Source: an optimization exercise on an open RTL-to-GDS flow (aim: small area). Production flows keep margins and buffers that such runs may drop. Only simulation tests tie the RTL to the original design; equivalence was not proved. The series may have gaps, and a smaller design here may also do less where the tests do not look.

### Layout detail, run 1

Region (169, 169) to (194, 194) µm. Cells in grey, sequential cells in the stronger grey; small squares are vias.
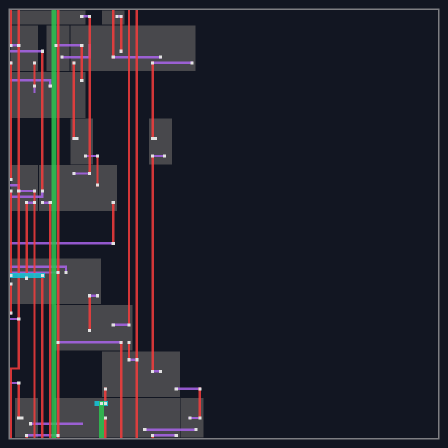
### The clock network, run 1

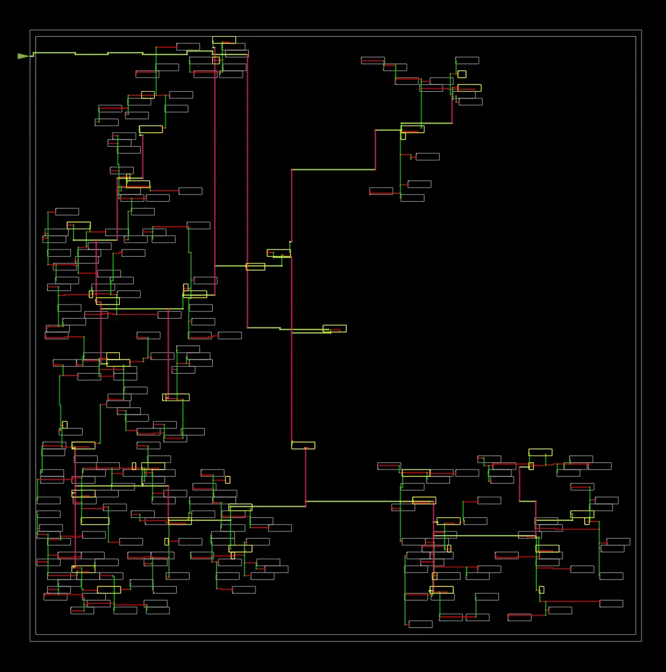
### Power grid, run 1

Scale: 2 px per µm. Pins as bars on the die edge. Tap cells in grey.
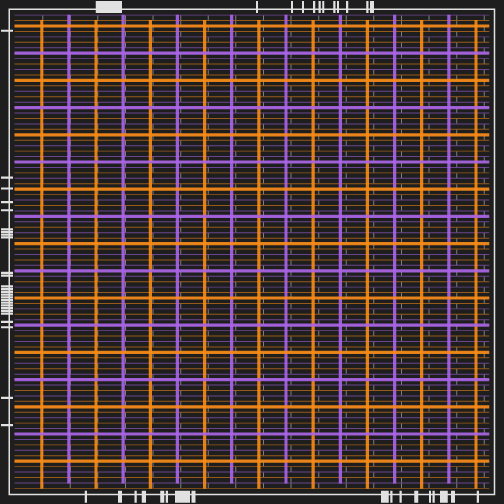
### Pin placement, run 1

Scale: 2 px per µm. Pins as bars across the die edge, other pins in grey.
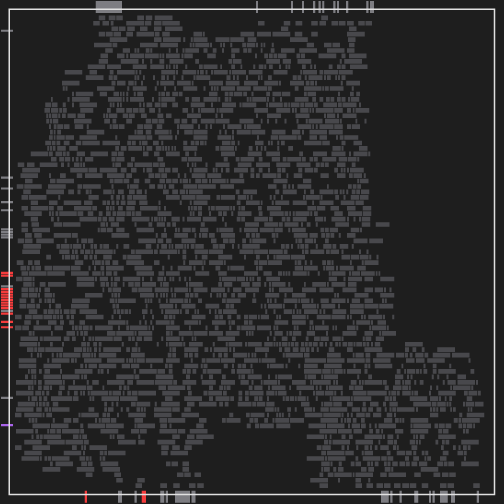
==> design.v <==
module bldc_esc #(parameter DATA_WIDTH = 16,parameter debounce = 3)(
  input clk,              		 
  input reset,            		 
  input pwm_en,						 
  input encoder_a,  				 
  input encoder_b,  				 
  input [DATA_WIDTH-1:0] pwm_period,	 
  input [DATA_WIDTH-1:0] period_reference,	 
  input [DATA_WIDTH-1:0] Kp_ext, 
  input [DATA_WIDTH-1:0] Ki_ext, 
  input [DATA_WIDTH-1:0] Kd_ext, 
  input override_internal_pid,		 
  output reg motor_positive,   		 
  output reg motor_negative 			 
);
  reg motor_pwm;
  reg [DATA_WIDTH-1:0] pwm_counter;
  reg [DATA_WIDTH-1:0] pwm_duty_cycle;
  reg [1:0]encoder_state;
  reg [1:0]prev_encoder_state;
  reg [1:0]pwm_direction;
  reg [DATA_WIDTH-1:0] period_speed ; 
  reg [DATA_WIDTH-1:0] speed_ctr;
  reg [DATA_WIDTH-1:0] Kp ;
  reg [DATA_WIDTH-1:0] Ki ;
  reg [DATA_WIDTH-1:0] Kd ;
  reg signed[DATA_WIDTH-1:0] error;
  reg signed[(DATA_WIDTH)-1:0] integral;
  reg signed[DATA_WIDTH-1:0] derivative;
  reg signed [(DATA_WIDTH)-1:0] pid_output;
  reg signed[DATA_WIDTH-1:0] previous_error;
  reg [2:0] encoder_a_shift_reg;
  reg encoder_a_reg;
  reg [2:0] encoder_b_shift_reg;
  reg encoder_b_reg;
 always @(posedge clk or posedge reset) begin
    if (reset) begin
        integral <= 16'b0;
        pwm_counter <= {DATA_WIDTH{1'b0}};
        encoder_state <= 2'b0;
        prev_encoder_state <= 2'b0;
        pwm_direction<=2'b00;
        motor_positive<=1'b0;
        motor_negative<=1'b0;
        Kp <= 16'd1;
        Ki <= 16'd0;
        Kd <= 16'd0;
        speed_ctr<={DATA_WIDTH{1'b0}};
        previous_error <= {DATA_WIDTH{1'b0}};
        error<=8'b0;
        period_speed <= 16'b0;
        pid_output <= 16'b0;
        derivative <= 16'b0;
        pwm_duty_cycle <= 16'b0;
        motor_pwm <= 1'b0;
        encoder_a_shift_reg <= 3'b0;
        encoder_a_reg <= 1'b0;
        encoder_b_shift_reg <= 3'b0;
        encoder_b_reg <= 1'b0;
    end 
    else begin
        encoder_a_shift_reg <= {encoder_a_shift_reg[debounce-2:0],encoder_a};
        if (encoder_a_shift_reg == {debounce{1'b0}} || encoder_a_shift_reg == {debounce{1'b1}})begin
            encoder_a_reg <= encoder_a_shift_reg[0];
        end
        encoder_b_shift_reg <= {encoder_b_shift_reg[debounce-2:0],encoder_b};
        if (encoder_b_shift_reg == {debounce{1'b0}} || encoder_b_shift_reg == {debounce{1'b1}})begin
            encoder_b_reg <= encoder_b_shift_reg[0];
        end
        pid_output <= Kp * error + Ki * integral + Kd * derivative;	 
        if(pid_output<1) begin			 
			pwm_duty_cycle<=pwm_period;
		end 
		else if (pid_output>pwm_period) begin	 
			pwm_duty_cycle<=1;
		end 
		else begin
			pwm_duty_cycle<= pid_output;	 
		end
        derivative <= error - previous_error;
        if (integral + error > 2047) begin  
            integral <= 2047;  
        end 
        else if (integral + error < -2048) begin
            integral <= -2048; 
        end 
        else begin
            integral <= integral + error;  
        end
        previous_error<=error;
        error <= period_reference - period_speed;
        motor_pwm <= (pwm_counter < pwm_duty_cycle) & pwm_en;  
        if (pwm_counter == pwm_period) begin
            pwm_counter <= 16'd0;
        end
        else begin
            pwm_counter <= pwm_counter + 1;
        end
        encoder_state <= {encoder_a_reg, encoder_b_reg};
        prev_encoder_state <= encoder_state;
        case ({encoder_state, prev_encoder_state})
            4'b0100, 4'b1101,4'b1011: begin 
                pwm_direction<=2'b10;
            end
            4'b1000,4'b1110,4'b0111: begin 
                pwm_direction<=2'b01;
            end
            4'b1100, 4'b0011, 4'b1001,4'b0110: begin 
                pwm_direction<=2'b00;
            end
            default: begin
                pwm_direction<=pwm_direction; 
            end
        endcase
        if(pwm_en==1'b0)begin
            motor_positive<=1'b0;
            motor_negative<=1'b0;
		end 
		else begin
            case(pwm_direction)
                2'b00: begin
      				if(period_reference>32767) begin  
						motor_positive<=1'b0;
						motor_negative<=motor_pwm;
					end
					else begin
						motor_positive<=motor_pwm;
						motor_negative<=1'b0;
					end
                end 
                2'b01:begin
                    motor_positive<=1'b0;
                    motor_negative<=motor_pwm;
                end
                2'b10:begin
                    motor_positive<=motor_pwm;
                    motor_negative<=1'b0;
                end
                default: begin
                    motor_positive <= 1'b0;
                    motor_negative <= 1'b0;
                end
            endcase
        end
		if(override_internal_pid) begin
			Kp<=Kp_ext;
			Ki<=Ki_ext;
			Kd<=Kd_ext;
		end 
		else begin
			Kp<=Kp;
			Ki<=Ki;
			Kd<=Kd;
		end
      if((prev_encoder_state[0]==1'b0 && encoder_a_reg==1'b1) || speed_ctr==16'h00ff) begin
            period_speed<=speed_ctr;
            speed_ctr<={DATA_WIDTH{1'b0}};
        end else begin
            speed_ctr<=speed_ctr+1;
        end
    end
 end
endmodule
==> run.sh <==
#!/bin/bash
# synth_recipe.tcl (not shown) runs the flow's synth.tcl, then flattens the netlist and writes it again
# the make line also repeats each setting of config.mk as NAME=value (left out here)
make -C /OpenROAD-flow-scripts/flow DESIGN_CONFIG=/design/flow/config.mk WORK_HOME=/design/flow/orfs CLKGATE_MAP_FILE= SYNTH_SCRIPT=/design/flow/synth_recipe.tcl finish
==> config.mk <==
export PLATFORM = sky130hd
export DESIGN_NAME = bldc_esc
export DESIGN_NICKNAME = bldc_esc
export VERILOG_FILES = /design/flow/design.v
export SDC_FILE = /design/flow/constraint.sdc
export NUM_CORES = 4
export LEC_CHECK = 0
export CAP_MARGIN = 20
export CORE_MARGIN = 2
export CORE_UTILIZATION = 40
export PLACE_DENSITY = 0.6
export SLEW_MARGIN = 20
==> constraint.sdc <==
create_clock -name core_clock -period 8.0 [get_ports {clk}]
set_input_delay 1.6000 -clock core_clock [delete_from_list [all_inputs] [get_ports {clk}]]
set_output_delay 1.6000 -clock core_clock [all_outputs]
set_load 0.01 [all_outputs]
==> flow_metrics.tcl, run 1 <==
set metrics [dict create \
    min_path_type "flip-flop to flip-flop" \
    finish.utilization_pct 44.85 \
    clk_pin_slew_ps 60 \
    drv_slew 0 \
    cpMaxStageDelayCell "dfrtp_1" \
    hold_violations 0 \
    maxUsedRoutingLayer "met4" \
    ys.flop_type "dfrtp_1" \
    arrival_ps 7740 \
    final-seq-area_um2 5231 \
    required_ps 8470 \
    synthTopCellsByArea "fa_1, dfrtp_1, ha_1, inv_1, and2_1" \
    syn_inst 2346 \
    status "complete, no violations" \
    ys_top_cells_by_count "inv_1, fa_1, and2_1" \
    finalWirelength_um 55940 \
    comb.multi_input.count 1584 \
    avgSynthCellArea_um2 9.651 \
    rows 87 \
    holdPathStages 0 \
    slew-limit-headroom_pct 34.98 \
    mostFrequentLayoutCells "inv_1, fa_1, and2_1" \
    whs_ps 375.7 \
    syn_to_final_growth_pct 11.26 \
    overflow 0 \
    grt_max_degree 140 \
    synth-simple-area-share_pct 15.11 \
    start_util_pct 40.31 \
]
Back to the opening pictures, 'Layout detail':
- red: met2
- purple: met1
- green: met4
- cyan: met3
- cells with their middle in the window: 14
- sequential cells in the window: 0
- most frequent: inv_1 (5), fa_1 (4), ha_1 (3)

Back to the opening pictures, 'The clock network':
Inserted Clock Buffers: 27

Back to the opening pictures, 'Power grid':
- orange: VSS
- purple: VDD
- signal pins: 88
- tap cells: 756
- rows: 87
- met5 straps: 17

Back to the opening pictures, 'Pin placement':
- red: period_reference (pins 16; direction input; edge 13 left, 3 bottom)
- purple: encoder_b (pins 1; direction input; edge left)
- all pins by edge: 36 bottom, 26 top, 26 left

--- run 2: outline of the changes from run 1 ---
design.v: 163 -> 1276 lines; modules unchanged: 0
  bldc_esc: edited, 163 -> 1276 lines
==> flow/run.sh (new file) <==
#!/bin/bash
# Layout flow: the standard ORFS flow, except that synthesis skips the
# quick ABC pass that Yosys's synth runs before extract_fa. Without it
# extract_fa sees the RTL's explicit full-adder logic in its own polarity and
# maps it to sky130 fa/ha cells without the inverters ABC's phase choices
# leave between adders. Everything else (registers, flatten, renames, the
# later ABC mapping and all layout steps) is the standard flow's.
set -euo pipefail
here=$(pwd)
sed 's/synth -top $::env(DESIGN_NAME) -run fine: {\*}$synth_full_args/synth -top $::env(DESIGN_NAME) -run fine: -noabc {*}$synth_full_args/' \
  "$FLOW_HOME/scripts/synth.tcl" > "$here/synth_noabc.tcl"
grep -q -- '-run fine: -noabc' "$here/synth_noabc.tcl"
sed "s|source \$::env(SCRIPTS_DIR)/synth.tcl|source $here/synth_noabc.tcl|" \
  "$here/synth_recipe.tcl" > "$here/synth_recipe_noabc.tcl"
grep -q "synth_noabc.tcl" "$here/synth_recipe_noabc.tcl"
bash standard.sh SYNTH_SCRIPT="$here/synth_recipe_noabc.tcl" ${EXTRA_MAKE_ARGS:-} finish > "$here/orfs_make.log" 2>&1
==> standard.sh (new file) <==
#!/bin/bash
# synth_recipe.tcl (not shown) runs the flow's synth.tcl, then flattens the netlist and writes it again
# the make line also repeats each setting of config.mk as NAME=value (left out here)
make -C /OpenROAD-flow-scripts/flow DESIGN_CONFIG=/design/flow/config.mk WORK_HOME=/design/flow/orfs CLKGATE_MAP_FILE= SYNTH_SCRIPT=/design/flow/synth_recipe.tcl "${@:-finish}"
--- a/config.mk
+++ b/config.mk
@@ -8,5 +8,5 @@
 export CAP_MARGIN = 20
 export CORE_MARGIN = 2
-export CORE_UTILIZATION = 40
-export PLACE_DENSITY = 0.6
+export CORE_UTILIZATION = 60
+export PLACE_DENSITY = 0.7
 export SLEW_MARGIN = 20
removed: run.sh
==> run 2 against run 1 <==
Against the previous run: the layout now fails its checks (setup timing); die area shrank 50%; first-iteration DRC count increased by 110%; sequential share of layout area increased by 4.1 points; area after synthesis shrank 25%; fmax fell by 11%; worst hold slack improved by 2.8 ps; sequential cell count is 20 lower; global-route usage up 17 points; synthesized cell count down 34%; largest cell class unchanged; highest routed layer unchanged.
==> flow_metrics.tcl, run 2 <==
set metrics [dict create \
    fin_cells 2060 \
    synth_top_area_cell "fa_1" \
    cts_buffers 17 \
    ios 88 \
    syn_inst 1541 \
    required_ps 8320 \
    final_common_cell "nor2_1" \
    clk_pin_slew_ps 70 \
    whs_ps 378.5 \
    start_util_pct 60.84 \
    ys_top_cells_by_count "nor2_1, fa_1, dfrtp_1" \
    fin_ws_ps -133.9 \
    hold_violations 0 \
    cpMaxStageDelayCell "dfstp_2" \
    final-seq-area_um2 4845 \
    grt_max_degree 104 \
    setup_viol 1 \
    tightest_slew_ps 976.5 \
    avgSynthCellArea_um2 10.97 \
    mostFrequentLayoutCells "nor2_1, fa_1, buf_4" \
    rows 61 \
    grt_util_met2_pct 52.02 \
    ys.flop_type "dfrtp_1" \
    status "finished with violations" \
    arrival_ps 8460 \
    overflow 0 \
    comb.multi_input.count 1172 \
    so.violations "setup timing" \
    synth-simple-area-share_pct 12.78 \
    critPathBufInv 0 \
    holdPathStages 0 \
    drc 0 \
    synth_top_cell_area_share_pct 39.80 \
    slew-limit-headroom_pct 34.90 \
    finish.utilization_pct 70.01 \
    synthTopCellsByArea "fa_1, dfrtp_1, dfstp_2, nor2_1, xnor2_1" \
    wl_met2_um 22050 \
    maxUsedRoutingLayer "met4" \
    min_path_type "flip-flop to flip-flop" \
]
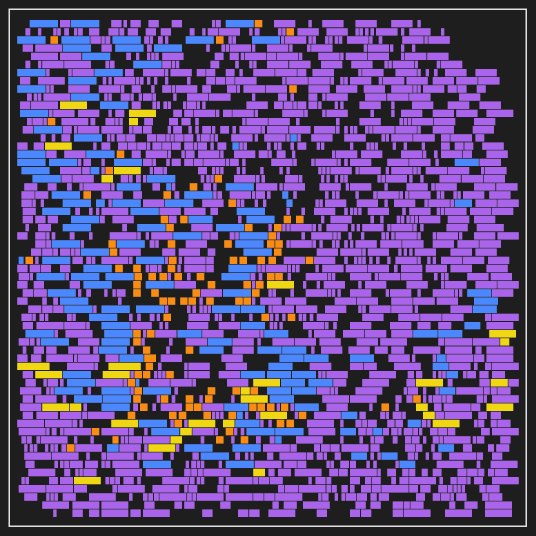
*Cell sizes after repair, run 2*
Scale: 3 px per µm.
- blue: drive 2 (cells 150)
- yellow: drive 6 and up (cells 33)
- orange: drive 3 to 4 (cells 106)
- purple: drive 1 or less (cells 1392)
Final WS setup: -133.9 ps
area grow syn2layout: 15.08%

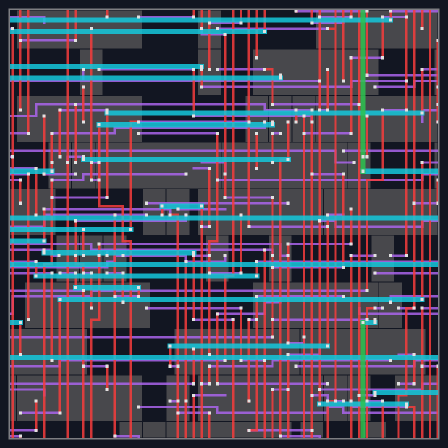
*Layout detail, run 2*
Region (116, 116) to (141, 141) µm. Cells in grey, sequential cells in the stronger grey; small squares are vias.
- green: met4
- cyan: met3
- red: met2
- purple: met1
- cells with their middle in the window: 37
- most frequent: nor2_1 (20), fa_1 (16), inv_1 (1)
- sequential cells in the window: 0

static timing again, ports no longer ideal:
Ports are ideal in the flow. The routed layouts listed here were re-timed in OpenROAD.
Step 1 assumes that a clkbuf_16 drives the clock port and a buf_2 every other input.
Step 2, shift: input delay + t, output delay - t, t = (earliest + latest rising clock arrival at the registers) / 2. This alone moves slack from input paths to output paths.
a / b / c = ideal ports / drivers / drivers and shift; a / b = the first two.
run	t (ns)	setup WS [ns]	hold WS [ns]
run 1	0.631	0.728 / 0.728 / 0.728	0.376 / 0.376 / 0.376
run 2	0.511	-0.134 / -0.134 / -0.134	0.378 / 0.378 / 0.378
